Context: an optimization exercise on an open-source flow, tuned for small area. The choices shown serve that exercise and are no tape-out recipe.
Function was checked by simulation only, so behaviour that the tests miss may differ from the original.
Power is estimated from default activity; no workload was simulated.

==> flow/design.v <==
module axi_master
(
 input wire m_axi_aclk,
 input wire m_axi_aresetn,
 output reg [2:0] m_axi_awid ,
 output reg [31:0] m_axi_awaddr,
 output reg [2:0] m_axi_awsize,
 output reg [1:0] m_axi_awburst,
 output reg [7:0] m_axi_awlen,
 output reg [1:0] m_axi_awlock ,
 output reg [3:0] m_axi_awcache,
 output reg [2:0] m_axi_awprot,
 output reg [3:0] m_axi_awqos,
 output reg [4:0] m_axi_awuser,
 output reg m_axi_awvalid,
 input wire m_axi_awready,
 output reg [2:0] m_axi_wid ,
 output reg [31:0] m_axi_wdata,
 output reg [3:0] m_axi_wstrb,
 output reg m_axi_wlast,
 output reg m_axi_wvalid,
 input wire m_axi_wready,
 input wire m_axi_bid,
 input wire m_axi_bresp,
 input wire m_axi_bvalid,
 output reg m_axi_bready,
 output reg [2:0] m_axi_arid,
 output reg [31:0] m_axi_araddr,
 output reg [7:0] m_axi_arlen,
 output reg [2:0] m_axi_arsize,
 output reg [1:0] m_axi_arburst,
 output reg [1:0] m_axi_arlock,
 output reg [3:0] m_axi_arcache,
 output reg [2:0] m_axi_arprot,
 output reg [3:0] m_axi_arqos,
 output reg [4:0] m_axi_aruser,
 output reg m_axi_arvalid,
 input wire m_axi_arready,
 input wire [2:0] m_axi_rid ,
 input wire [31:0] m_axi_rdata,
 input wire [1:0] m_axi_rresp ,
 input wire m_axi_rlast,
 input wire m_axi_rvalid,
 output reg m_axi_rready,
 input wire wr,
 input wire [23:0] wr_addr,
 input wire [7:0] wr_burst_len,
 input wire [1:0] wr_burst_type,
 input wire [31:0] wr_din,
 input wire [3:0] wr_strbin,
 input wire [23:0] rd_addr,
 input wire [7:0] rd_burst_len,
 input wire [1:0] rd_burst_type,
 output reg [31:0] rout,
 output reg [1:0] resp
	);
localparam idle = 0,
 detect_op = 1,
 send_waddr = 2,
 send_wdata = 3,
 wdata_last = 4,
 wait_for_wr_resp = 5,
 comp_wr_tx = 6,
 no_ack_waddr = 7, 
 no_ack_wdata = 8,
 send_raddr = 9,
 read_rdata = 10,
 no_ack_raddr = 11,
 no_ack_rdata = 12,
 comp_rd_tx = 13;
integer burst_count, wr_count, rd_count; 
reg [3:0] state;
reg [31:0] din;
always @(posedge m_axi_aclk) begin
 if (!m_axi_aresetn) begin
 state <= idle;
 m_axi_awvalid <= 0;
 m_axi_awid <= 0;
 m_axi_awaddr <= 0;
 m_axi_awprot <= 0;
 m_axi_wvalid <= 0;
 m_axi_awlen <= 0;
 m_axi_awsize <= 0;
 m_axi_awburst <= 0;
 m_axi_awlock <= 0;
 m_axi_awcache <= 0;
 m_axi_awqos <= 0;
 m_axi_awuser <= 0;
 m_axi_wid <= 0;
 m_axi_wstrb <= 0;
 m_axi_wlast <= 0;
 m_axi_bready <= 0;
 m_axi_arvalid <= 0;
 m_axi_arid <= 0;
 m_axi_araddr <= 0;
 m_axi_arlen <= 0;
 m_axi_arsize <= 0;
 m_axi_arburst <= 0;
 m_axi_arqos <= 0;
 m_axi_arprot <= 0;
 m_axi_arlock <= 0;
 m_axi_arcache <= 0;
 m_axi_aruser <= 0;
 m_axi_rready <= 0;
 burst_count <= 0;
 din <= 0;
 m_axi_wdata <= 0;
 rout <= 0;
 resp <= 0;
 wr_count <= 0;
 rd_count <= 0;
 end else begin
 case (state)
 idle: begin
 m_axi_awvalid <= 0;
 m_axi_awid <= 0;
 m_axi_awaddr <= 0;
 m_axi_awprot <= 0;
 m_axi_wvalid <= 0;
 m_axi_awlen <= 0;
 m_axi_awsize <= 0;
 m_axi_awburst <= 0;
 m_axi_awlock <= 0;
 m_axi_awcache <= 0;
 m_axi_awqos <= 0;
 m_axi_awuser <= 0;
 m_axi_wid <= 0;
 m_axi_wstrb <= 0;
 m_axi_wlast <= 0;
 m_axi_wdata <= 0;
 m_axi_bready <= 0;
 m_axi_arvalid <= 0;
 m_axi_arid <= 0;
 m_axi_araddr <= 0;
 m_axi_arlen <= 0;
 m_axi_arsize <= 0;
 m_axi_arburst <= 0;
 m_axi_arqos <= 0;
 m_axi_arprot <= 0;
 m_axi_arlock <= 0;
 m_axi_arcache <= 0;
 m_axi_aruser <= 0;
 m_axi_rready <= 0;
 burst_count <= 0;
 din <= 0;
 state <= detect_op;
 end
 detect_op: begin
 if (wr) 
 state <= send_waddr;
 else 
 state <= send_raddr;
 end
 send_waddr: begin
 din <= wr_din * 5;
 m_axi_awaddr <= wr_addr;
 m_axi_awvalid <= 1;
 m_axi_wvalid <= 1;
 m_axi_awlen <= wr_burst_len;
 m_axi_awsize <= 3'b010;
 m_axi_awburst <= wr_burst_type;
 m_axi_wdata <= wr_din;
 m_axi_wstrb <= wr_strbin << 1;
 m_axi_wlast <= 0;
 burst_count <= wr_burst_len; 
 m_axi_bready <= 1;
 if (m_axi_awready == 1) begin
 state <= send_wdata;
 wr_count <= 0;
 m_axi_awvalid <= 0;
 m_axi_awaddr <= 0;
 m_axi_awlen <= 0;
 m_axi_awsize <= 0;
 m_axi_awburst <= 0;
 end else if (wr_count == 15) begin
 state <= no_ack_waddr;
 wr_count <= 0;
 end else begin
 state <= send_waddr;
 wr_count <= wr_count + 1;
 end
 end
 send_wdata: begin
 if (m_axi_wready && burst_count != 1) begin
 burst_count <= burst_count - 1;
 din <= din * 5;
 m_axi_wdata <= din;
 state <= send_wdata;
 wr_count <= 0;
 end else if (m_axi_wready && burst_count == 1) begin
 burst_count <= burst_count - 1;
 m_axi_wdata <= din;
 state <= wdata_last;
 m_axi_wlast <= 1;
 wr_count <= 0;
 end else if (wr_count == 15) begin
 state <= no_ack_wdata;
 end else begin
 state <= send_wdata;
 wr_count <= wr_count + 1;
 end
 end
 wdata_last: begin
 if (m_axi_wready && burst_count == 0) begin
 state <= wait_for_wr_resp;
 m_axi_wvalid <= 0;
 burst_count <= 0;
 m_axi_wlast <= 0;
 m_axi_wdata <= 0;
 end
 end
 no_ack_wdata, no_ack_waddr: begin
 state <= wait_for_wr_resp;
 end
 wait_for_wr_resp: begin
 if (m_axi_bvalid == 1) begin 
 state <= comp_wr_tx;
 m_axi_bready <= 0;
 end else if (wr_count == 15) begin
 state <= idle;
 wr_count <= 0;
 end else begin
 state <= wait_for_wr_resp;
 wr_count <= wr_count + 1;
 end
 end
 comp_wr_tx: begin
 m_axi_awaddr <= 0;
 m_axi_awvalid <= 0;
 m_axi_wvalid <= 0;
 m_axi_wlast <= 0;
 m_axi_wdata <= 0;
 burst_count <= 0;
 m_axi_bready <= 0;
 state <= idle;
 end
 send_raddr: begin
 m_axi_araddr <= rd_addr;
 m_axi_arlen <= rd_burst_len;
 m_axi_arsize <= 3'b010;
 m_axi_arburst <= rd_burst_type;
 m_axi_arvalid <= 1;
 m_axi_rready <= 0;
 if (m_axi_arready == 1) begin
 state <= read_rdata;
 m_axi_arvalid <= 0;
 rd_count <= 0;
 end else if (rd_count == 15) begin
 state <= no_ack_raddr;
 rd_count <= 0; 
 end else begin
 state <= send_raddr;
 rd_count <= rd_count + 1;
 end 
 end
 read_rdata: begin
 m_axi_araddr <= 0;
 m_axi_arlen <= 0;
 m_axi_arsize <= 0;
 m_axi_arburst <= 0;
 m_axi_arvalid <= 0;
 m_axi_rready <= 1;
 if ((m_axi_rvalid == 1'b1) && (m_axi_rlast != 1)) begin
 rout <= m_axi_rdata;
 resp <= m_axi_rresp;
 state <= read_rdata;
 rd_count <= 0;
 end else if ((m_axi_rvalid == 1'b1) && (m_axi_rlast == 1)) begin
 rout <= m_axi_rdata;
 resp <= m_axi_rresp;
 state <= comp_rd_tx;
 rd_count <= 0;
 end else if (rd_count == 15) begin
 state <= no_ack_rdata;
 rd_count <= 0;
 end else begin
 rd_count <= rd_count + 1;
 state <= read_rdata;
 end
 end
 no_ack_raddr, no_ack_rdata: begin
 m_axi_rready <= 0;
 state <= idle;
 rout <= 0;
 resp <= 0;
 end 
 comp_rd_tx: begin
 m_axi_rready <= 0;
 state <= idle;
 rout <= 0;
 resp <= 0;
 end
 default: state <= idle;
 endcase
 end
end
endmodule
`timescale 1ns / 1ps
module axi4_slave
(
    input  wire        s_axi_aclk,
    input  wire        s_axi_aresetn,
    input  wire [2:0]  s_axi_awid,
    input  wire        s_axi_awvalid,
    output reg         s_axi_awready,
    input  wire [31:0] s_axi_awaddr,
    input  wire [7:0]  s_axi_awlen,
    input  wire [2:0]  s_axi_awsize,
    input  wire [1:0]  s_axi_awburst,
    input  wire [1:0]  s_axi_awlock,
    input  wire [3:0]  s_axi_awcache,
    input  wire [2:0]  s_axi_awprot,
    input  wire [3:0]  s_axi_awqos,
    input  wire [4:0]  s_axi_awuser,
    input  wire [2:0]  s_axi_wid,
    input  wire        s_axi_wvalid,
    output reg         s_axi_wready,
    input  wire [31:0] s_axi_wdata,
    input  wire [3:0]  s_axi_wstrb,
    input  wire        s_axi_wlast,
    output reg  [2:0]  s_axi_bid,
    output reg         s_axi_bvalid,
    input  wire        s_axi_bready,
    output reg  [1:0]  s_axi_bresp,
    input  wire [2:0]  s_axi_arid,
    input  wire        s_axi_arvalid,
    output reg         s_axi_arready,
    input  wire [31:0] s_axi_araddr,
    input  wire [7:0]  s_axi_arlen,
    input  wire [2:0]  s_axi_arsize,
    input  wire [1:0]  s_axi_arburst,
    input  wire [1:0]  s_axi_arlock,
    input  wire [3:0]  s_axi_arcache,
    input  wire [2:0]  s_axi_arprot,
    input  wire [3:0]  s_axi_arqos,
    input  wire [4:0]  s_axi_aruser,
    output reg  [2:0]  s_axi_rid,
    output reg         s_axi_rvalid,
    input  wire        s_axi_rready,
    output reg  [31:0] s_axi_rdata,
    output reg         s_axi_rlast,
    output reg  [1:0]  s_axi_rresp
	);
localparam  idle = 0,
            predict_op = 1,
            accept_wr = 2,
            wait_wdata = 3,
            accept_wdata = 4,
            gen_data = 5,
            update_mem = 6,
            check_br_len = 7,
            send_ack = 8,
            accept_rd = 9,
            fetch_rdata = 10,
            send_rdata =11,
            rcheck_br_len = 12,
            fetch_ldata = 13,
            send_rlast = 14,
            write_err = 15,
            comp_rd_tx = 16;
  reg [7:0] mem [127:0];
  reg [4:0] state;
  integer i;
  reg [7:0] burst_len, rburst_len;
  reg [31:0] waddr, wdata, raddr, rdata;
  reg [3:0] wstrb;
  integer timer;
  reg [31:0] data_write;
  reg [1:0] count;
  reg [31:0] addr;         
  reg [31:0] rnext_addr;   
  reg [7:0] awlen, arlen;
  reg [2:0] awsize, arsize;
  reg [1:0] awburst, arburst;
  wire [2:0] strb_cnt = {2'b00, wstrb[0]} + {2'b00, wstrb[1]} + {2'b00, wstrb[2]} + {2'b00, wstrb[3]};
  reg [7:0] pack [0:3];
  integer j, k;
  always @(*) begin
    for (k = 0; k < 4; k = k + 1) pack[k] = 8'h00;
    k = 0;
    for (j = 0; j < 4; j = j + 1)
      if (wstrb[j]) begin
        pack[k] = wdata[8*j +: 8];
        k = k + 1;
      end
  end
  always @(posedge s_axi_aclk) begin
    if (s_axi_aresetn == 0) begin
      for (i = 0; i < 128; i = i + 1) begin
        mem[i] <= 0;
      end
      state <= idle;
      burst_len <= 0;
      rburst_len <= 0;
      waddr <= 0;
      wdata <= 0;
      raddr <= 0;
      rdata <= 0;
      wstrb <= 0;
      timer <= 0;
      data_write <= 0;
      count <= 0;
      addr <= 0;
      rnext_addr <= 0;
      awlen <= 0;
      arlen <= 0;
      awsize <= 0;
      arsize <= 0;
      awburst <= 0;
      arburst <= 0;
      s_axi_awready <= 0;
      s_axi_wready <= 0;
      s_axi_bid <= 0;
      s_axi_bvalid <= 0;
      s_axi_bresp <= 0;
      s_axi_arready <= 0;
      s_axi_rid <= 0;
      s_axi_rvalid <= 0;
      s_axi_rdata <= 0;
      s_axi_rlast <= 0;
      s_axi_rresp <= 0;
    end else begin
      case (state)
        idle: begin
          raddr   <= 0;
          rdata   <= 0;
          addr    <= 0;
          data_write <= 0;
          awlen      <= 0;
          arlen      <= 0;
          arsize    <= 0;
          awsize    <= 0;
          arburst   <= 0;
          awburst   <= 0;
          s_axi_awready <= 1'b0;
          s_axi_wready  <= 1'b0;
          s_axi_bid     <= 3'b000;
          s_axi_bvalid  <= 1'b0;
          s_axi_bresp   <= 2'b00;
          s_axi_arready <= 1'b0;
          s_axi_rvalid  <= 1'b0;
          s_axi_rresp   <= 2'b00;
          s_axi_rid     <= 3'b000;
          s_axi_rlast   <= 1'b0;
          s_axi_rdata   <= 32'h0;
          state         <= predict_op;
        end
        predict_op: begin
          if (s_axi_awvalid)
            state <= accept_wr;
          else if (s_axi_arvalid)
            state <= accept_rd;
          else
            state <= idle;
        end
        accept_wr: begin
          if (s_axi_awaddr < 128 && ((s_axi_awaddr + s_axi_awlen*4 + 1) < 128)) begin
            burst_len <= s_axi_awlen + 1;
            waddr     <= s_axi_awaddr;
            state     <= wait_wdata;
            awlen     <= s_axi_awlen;
            awsize    <= s_axi_awsize;
            awburst   <= s_axi_awburst;
            s_axi_awready <= 1'b1;
          end else begin
            s_axi_awready <= 1'b0;
            state <= idle;
          end
        end
        wait_wdata: begin
          s_axi_awready <= 1'b0;
          if (s_axi_wvalid) begin
            state <= accept_wdata;
            wdata <= s_axi_wdata;
            wstrb <= s_axi_wstrb;
          end else if (timer == 15) begin
            state <= write_err;
            timer <= 0;
          end else begin
            timer <= timer + 1;
            state <= wait_wdata;
          end
        end
        accept_wdata: begin
          s_axi_wready <= 1'b1;
          state        <= gen_data;
        end
        gen_data: begin
          s_axi_wready <= 1'b0;
          data_write <= {(wdata[31:24] & {8{wstrb[3]}}), 24'h0} |
                        {8'h0, (wdata[23:16] & {8{wstrb[2]}}), 16'h0} |
                        {16'h0, (wdata[15:8] & {8{wstrb[1]}}), 8'h0} |
                        {24'h0, (wdata[7:0] & {8{wstrb[0]}})};
          state <= update_mem;
        end
        update_mem: begin
          if (count < 2) begin
            count <= count + 1;
            state <= update_mem;
            mem[waddr[6:0]] <= data_write[7:0];
          end else begin
            burst_len <= burst_len - 1;
            count <= 0;
            state <= check_br_len;
          end
        end
        check_br_len: begin
          if (burst_len == 0)
            state <= send_ack;
          else begin
            state <= wait_wdata;
            if (awburst == 2'b00 || awburst == 2'b01) begin
              for (k = 0; k < 4; k = k + 1)
                if (k < strb_cnt)
                  mem[waddr[6:0] + k[6:0]] <= pack[k];
            end
            if (awburst == 2'b01) begin
              if (wstrb != 4'b0000) begin
                addr  <= waddr + {29'h0, strb_cnt};
                waddr <= waddr + {29'h0, strb_cnt};
              end else
                waddr <= addr;
            end
          end
        end
        send_ack: begin
          if (s_axi_bready) begin
            s_axi_bvalid <= 1'b1;
            s_axi_bresp  <= 2'b00;
            state        <= idle;
          end else if (timer == 15) begin
            state <= idle;
          end else begin
            timer <= timer + 1;
            state <= send_ack;
          end
        end
        accept_rd: begin
          if (s_axi_araddr < 128 && ((s_axi_araddr + s_axi_arlen*4 + 1) < 128)) begin
            rburst_len <= s_axi_arlen;
            raddr      <= s_axi_araddr;
            state      <= fetch_rdata;
            arsize     <= s_axi_arsize;
            arlen      <= s_axi_arlen;
            arburst    <= s_axi_arburst;
            s_axi_arready <= 1'b1;
          end else begin
            s_axi_arready <= 1'b0;
            state <= idle;
          end
        end
        fetch_rdata: begin
          s_axi_arready <= 1'b0;
          if (count < 2) begin
            count <= count + 1;
            state <= fetch_rdata;
            rdata <= {24'h0, mem[raddr[6:0]]};
          end else begin
            count <= 0;
            state <= send_rdata;
          end
        end
        send_rdata: begin
          s_axi_rvalid <= 1'b1;
          s_axi_rdata  <= rdata;
          s_axi_rresp  <= 2'b00;
          if (s_axi_rready) begin
            state <= rcheck_br_len;
          end else if (timer == 15) begin
            state <= idle;
            timer <= 0;
          end else begin
            state <= send_rdata;
            timer <= timer + 1;
          end
        end
        rcheck_br_len: begin
          rburst_len <= rburst_len - 1;
          s_axi_rvalid <= 1'b0;
          if (arburst == 2'b01) begin
            case (arsize)
              3'b000: begin
                rnext_addr <= raddr + 1;
                raddr      <= raddr + 1;
              end
              3'b001: begin
                rnext_addr <= raddr + 2;
                raddr      <= raddr + 2;
              end
              3'b010: begin
                rnext_addr <= raddr + 4;
                raddr      <= raddr + 4;
              end
              default: raddr <= rnext_addr;
            endcase
          end
          if (rburst_len == 1) begin
            state <= fetch_ldata;
          end else begin
            state <= fetch_rdata;
          end
        end
        fetch_ldata: begin
          if (count < 2) begin
            count <= count + 1;
            state <= fetch_ldata;
            rdata <= {24'h0, mem[raddr[6:0]]};
          end else begin
            count <= 0;
            state <= send_rlast;
            s_axi_rvalid <= 1'b1;
            s_axi_rdata  <= rdata;
            s_axi_rresp  <= 2'b00;
            s_axi_rlast  <= 1'b1;
          end
        end
        send_rlast: begin
          if (s_axi_rready == 1'b1) begin
            state        <= idle;
            s_axi_rvalid <= 1'b0;
            s_axi_rdata  <= 0;
            s_axi_rresp  <= 2'b00;
            s_axi_rlast  <= 1'b0;
            timer        <= 0;
          end else if (timer == 15) begin
            state <= idle;
            timer <= 0;
          end else begin
            state <= send_rlast;
            timer <= timer + 1;
          end
        end
        default: state <= idle;
      endcase
    end
  end
endmodule
`timescale 1ns / 1ps
module connect_m_s(
    input clk, resetn, 
    input wr,
    input [31:0] wr_addr,
    input [7:0]  wr_burst_len,
    input [1:0]  wr_burst_type,
    input [31:0] wr_din,
    input [3:0]  wr_strbin,
    input [31:0] rd_addr,
    input [7:0]  rd_burst_len,
    input [1:0]  rd_burst_type,
    output [31:0] rout,
    output [1:0]  resp
    );
    wire [2:0] m_axi_awid;
    wire [31:0] m_axi_awaddr;
    wire [2:0] m_axi_awsize;
    wire [1:0] m_axi_awburst;
    wire [7:0] m_axi_awlen;
    wire [1:0] m_axi_awlock;
    wire [3:0] m_axi_awcache;
    wire [2:0] m_axi_awprot;
    wire [3:0] m_axi_awqos;
    wire [4:0] m_axi_awuser;
    wire m_axi_awvalid;
    wire m_axi_awready;
    wire [2:0] m_axi_wid;
    wire [31:0] m_axi_wdata;
    wire [3:0] m_axi_wstrb;
    wire m_axi_wlast;
    wire m_axi_wvalid;
    wire m_axi_wready;
    wire [2:0] m_axi_bid;
    wire [1:0] m_axi_bresp;
    wire m_axi_bvalid;
    wire m_axi_bready;
    wire [2:0] m_axi_arid;
    wire [31:0] m_axi_araddr;
    wire [7:0] m_axi_arlen;
    wire [2:0] m_axi_arsize;
    wire [1:0] m_axi_arburst;
    wire [1:0] m_axi_arlock;
    wire [3:0] m_axi_arcache;
    wire [2:0] m_axi_arprot;
    wire [3:0] m_axi_arqos;
    wire [4:0] m_axi_aruser;
    wire m_axi_arvalid;
    wire m_axi_arready;
    wire [2:0] m_axi_rid;
    wire [31:0] m_axi_rdata;
    wire [1:0] m_axi_rresp;
    wire m_axi_rlast;
    wire m_axi_rvalid;
    wire m_axi_rready;
axi_master uut (
        .m_axi_aclk(clk),
        .m_axi_aresetn(resetn),
        .m_axi_awid(m_axi_awid),
        .m_axi_awaddr(m_axi_awaddr),
        .m_axi_awsize(m_axi_awsize),
        .m_axi_awburst(m_axi_awburst),
        .m_axi_awlen(m_axi_awlen),
        .m_axi_awlock(m_axi_awlock),
        .m_axi_awcache(m_axi_awcache),
        .m_axi_awprot(m_axi_awprot),
        .m_axi_awqos(m_axi_awqos),
        .m_axi_awuser(m_axi_awuser),
        .m_axi_awvalid(m_axi_awvalid),
        .m_axi_awready(m_axi_awready),
        .m_axi_wid(m_axi_wid),
        .m_axi_wdata(m_axi_wdata),
        .m_axi_wstrb(m_axi_wstrb),
        .m_axi_wlast(m_axi_wlast),
        .m_axi_wvalid(m_axi_wvalid),
        .m_axi_wready(m_axi_wready),
        .m_axi_bid(m_axi_bid),
        .m_axi_bresp(m_axi_bresp),
        .m_axi_bvalid(m_axi_bvalid),
        .m_axi_bready(m_axi_bready),
        .m_axi_arid(m_axi_arid),
        .m_axi_araddr(m_axi_araddr),
        .m_axi_arlen(m_axi_arlen),
        .m_axi_arsize(m_axi_arsize),
        .m_axi_arburst(m_axi_arburst),
        .m_axi_arlock(m_axi_arlock),
        .m_axi_arcache(m_axi_arcache),
        .m_axi_arprot(m_axi_arprot),
        .m_axi_arqos(m_axi_arqos),
        .m_axi_aruser(m_axi_aruser),
        .m_axi_arvalid(m_axi_arvalid),
        .m_axi_arready(m_axi_arready),
        .m_axi_rid(m_axi_rid),
        .m_axi_rdata(m_axi_rdata),
        .m_axi_rresp(m_axi_rresp),
        .m_axi_rlast(m_axi_rlast),
        .m_axi_rvalid(m_axi_rvalid),
        .m_axi_rready(m_axi_rready),
        .wr(wr),
        .wr_addr(wr_addr),
        .wr_burst_len(wr_burst_len),
        .wr_burst_type(wr_burst_type),
        .wr_din(wr_din),
        .wr_strbin(wr_strbin),
        .rd_addr(rd_addr),
        .rd_burst_len(rd_burst_len),
        .rd_burst_type(rd_burst_type),
        .rout(rout),
        .resp(resp)
    );
axi4_slave dut (
        .s_axi_aclk(clk),
        .s_axi_aresetn(resetn),
        .s_axi_awid(m_axi_awid),
        .s_axi_awvalid(m_axi_awvalid),
        .s_axi_awready(m_axi_awready),
        .s_axi_awaddr(m_axi_awaddr),
        .s_axi_awlen(m_axi_awlen),
        .s_axi_awsize(m_axi_awsize),
        .s_axi_awburst(m_axi_awburst),
        .s_axi_awlock(m_axi_awlock),
        .s_axi_awcache(m_axi_awcache),
        .s_axi_awprot(m_axi_awprot),
        .s_axi_awqos(m_axi_awqos),
        .s_axi_awuser(m_axi_awuser),
        .s_axi_wid(m_axi_wid),
        .s_axi_wvalid(m_axi_wvalid),
        .s_axi_wready(m_axi_wready),
        .s_axi_wdata(m_axi_wdata),
        .s_axi_wstrb(m_axi_wstrb),
        .s_axi_wlast(m_axi_wlast),
        .s_axi_bid(m_axi_bid),
        .s_axi_bvalid(m_axi_bvalid),
        .s_axi_bready(m_axi_bready),
        .s_axi_bresp(m_axi_bresp),
        .s_axi_arid(m_axi_arid),
        .s_axi_arvalid(m_axi_arvalid),
        .s_axi_arready(m_axi_arready),
        .s_axi_araddr(m_axi_araddr),
        .s_axi_arlen(m_axi_arlen),
        .s_axi_arsize(m_axi_arsize),
        .s_axi_arburst(m_axi_arburst),
        .s_axi_arlock(m_axi_arlock),
        .s_axi_arcache(m_axi_arcache),
        .s_axi_arprot(m_axi_arprot),
        .s_axi_arqos(m_axi_arqos),
        .s_axi_aruser(m_axi_aruser),
        .s_axi_rid(m_axi_rid),
        .s_axi_rvalid(m_axi_rvalid),
        .s_axi_rready(m_axi_rready),
        .s_axi_rdata(m_axi_rdata),
        .s_axi_rlast(m_axi_rlast),
        .s_axi_rresp(m_axi_rresp)
    );
endmodule
==> flow/run.sh <==
#!/bin/bash
# synth_recipe.tcl (not shown) runs the flow's synth.tcl, then flattens the netlist and writes it again
# the make line also repeats each setting of config.mk as NAME=value (left out here)
make -C /OpenROAD-flow-scripts/flow DESIGN_CONFIG=/design/flow/config.mk WORK_HOME=/design/flow/orfs CLKGATE_MAP_FILE= SYNTH_SCRIPT=/design/flow/synth_recipe.tcl finish
==> flow/config.mk <==
export PLATFORM = sky130hd
export DESIGN_NAME = connect_m_s
export DESIGN_NICKNAME = connect_m_s
export VERILOG_FILES = /design/flow/design.v
export SDC_FILE = /design/flow/constraint.sdc
export NUM_CORES = 4
export LEC_CHECK = 0
export CAP_MARGIN = 20
export CORE_MARGIN = 2
export CORE_UTILIZATION = 40
export SLEW_MARGIN = 20
==> flow/constraint.sdc <==
create_clock -name core_clock -period 10.0 [get_ports {clk}]
set_input_delay 2.0000 -clock core_clock [delete_from_list [all_inputs] [get_ports {clk}]]
set_output_delay 2.0000 -clock core_clock [all_outputs]
set_load 0.01 [all_outputs]
Figure 1. Routing congestion.
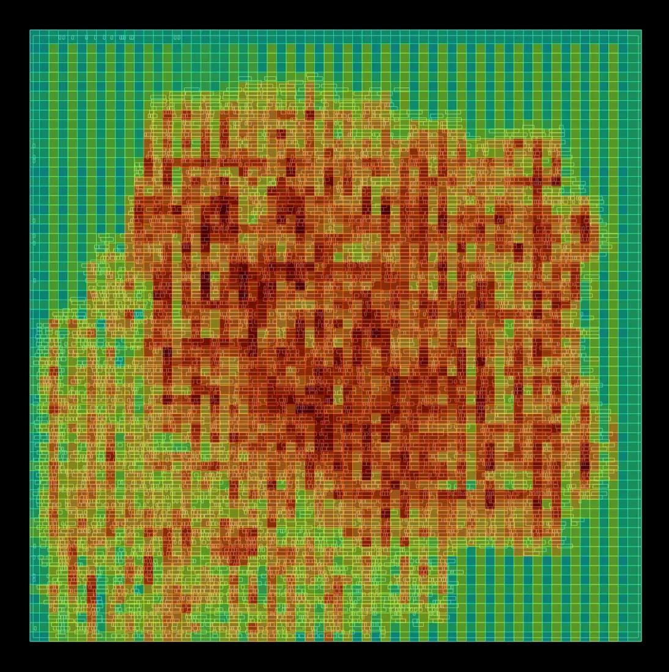
final design utilization: 44.71%
wire length per cell after detailed routing: 30.27 um
met3 demand-to-capacity share in global routing: 9.194%
global route hottest layer: met2

Figure 2. Clock network drawn from the DEF.
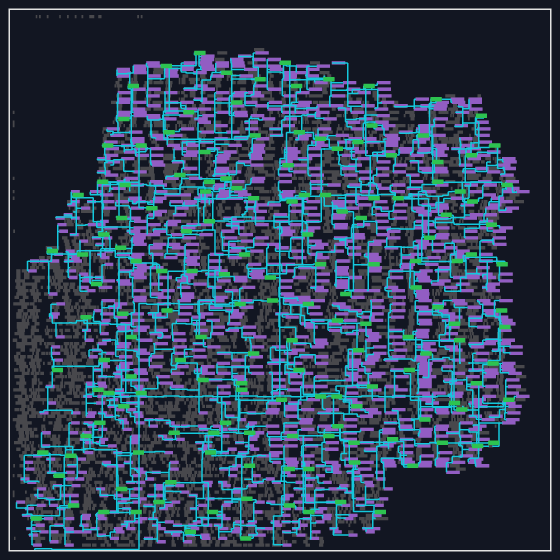
Key: clock wires = cyan [length 19,100 um]; flip-flops = purple [count 1,401]; clock-net drivers = green [count 160]
There are 161 routed clock nets.

Figure 3. PDN straps and rails.
Pins as bars on the die edge. Tap cells in gray.
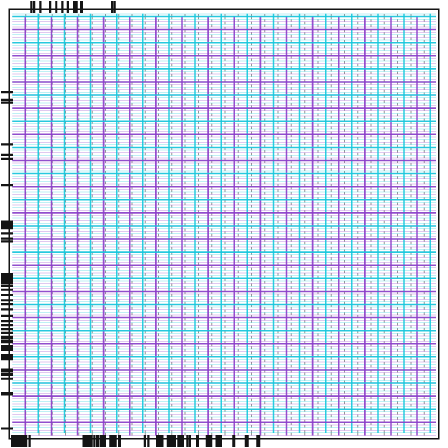
Key: VDD = cyan; VSS = purple
157 signal pins sit on the boundary. 32 straps on met4. 32 straps on met5.

==> parameters.txt <==
Parameter                              Value

Cells and area
  FF/Latch Area    roughly 38,000 um2
  Clock-cell share of area    about 6.1%
  Share of cell area taken by multi-input logic gates    between 40% and 50%
  Clock buffer instance count of the final layout    219

Logic synthesis
  Most common library cells after synthesis    1,545 x nand2_1, 1,035 x o221ai_1, 1,024 x edfxtp_1, 535 x clkbuf_1, 525 x nor2_1
  Post-synthesis average cell area    approximately 11 um2
  Total number of yosys warnings    7
  Combinational family with the most area after synthesis    compound AO/OA/AOI/OAI gates
  Top area cells in the synthesized netlist    edfxtp_1 40%, o221ai_1 12%, mux4_2 9.7%
  Async set-or-reset flop fraction in the synthesized netlist    0%

STA
  Unrepaired setup endpoints after global routing    no
  Period Utilization, post-route    67.26%
  Crit path setup slack, layout    approximately 3.3 ns
  Max Clock Freq    ~150 MHz

Drt
  Highest signal layer in the routed design    met5
  Average via count per standard cell    between 6 and 7
  Number of DRC violations after detailed-routing iteration 0    12,000
  First-pass iteration count of the detailed router    9
  Met2 wirelength from detailed routing    about 120 mm
  Routed wl met3    43.40 mm

Critical path
  Worst setup path end    dut.mem[51][7]
  Worst Setup End Kind    flip-flop
  Arrival time reported for the critical path endpoint    about 7 ns
  End of the worst register-to-register path    dut.mem[42][7]
  Reg2reg setup slack    ~4.2 ns

Floorplan
  Total I/O pin count    157
  Number of tap cells inserted    about 2,500

Power and ir drop
  Internal power component    between 0.01 and 0.015 W
  Power density over the cells    about 170 nW/um2
  Power drawn by the clock network    ~0.006 W

Global route
  Overall overflow remaining after global route    0
  Via count of the first global-routing pass    approximately 63,000
  Met1 Usage GRT    between 30% and 40%

Status
  Outcome    complete, no violations

Placed design
  Cell Count Post-Placement    ~9,400

Clocking
  Maximum buffer depth of the clock tree    3

static timing again, ports no longer ideal:
In the flow no input, the clock included, has a driving cell. The finished layout below was timed again as built, in two steps.
Step 1 assumes that a clkbuf_16 drives the clock port and a buf_2 every other input.
Step 2 also shifts input and output timing later by t, the mid clock arrival at the registers, as if the neighbouring blocks saw the same clock.
Three values: ideal, step 1, step 2; two values: the first two.
t, ns: 0.903
slack for setup (ns): 3.274 / 3.317 / 2.415
worst register clock-pin slew, ns: 0.07 / 0.07
worst slew at a driven data input, ns: 0.08
pins driven straight from the clock port: 1
After both steps this run still meets setup and hold. The setup slack of this run moves by +0.043 ns with the drivers and by -0.859 ns with both steps.
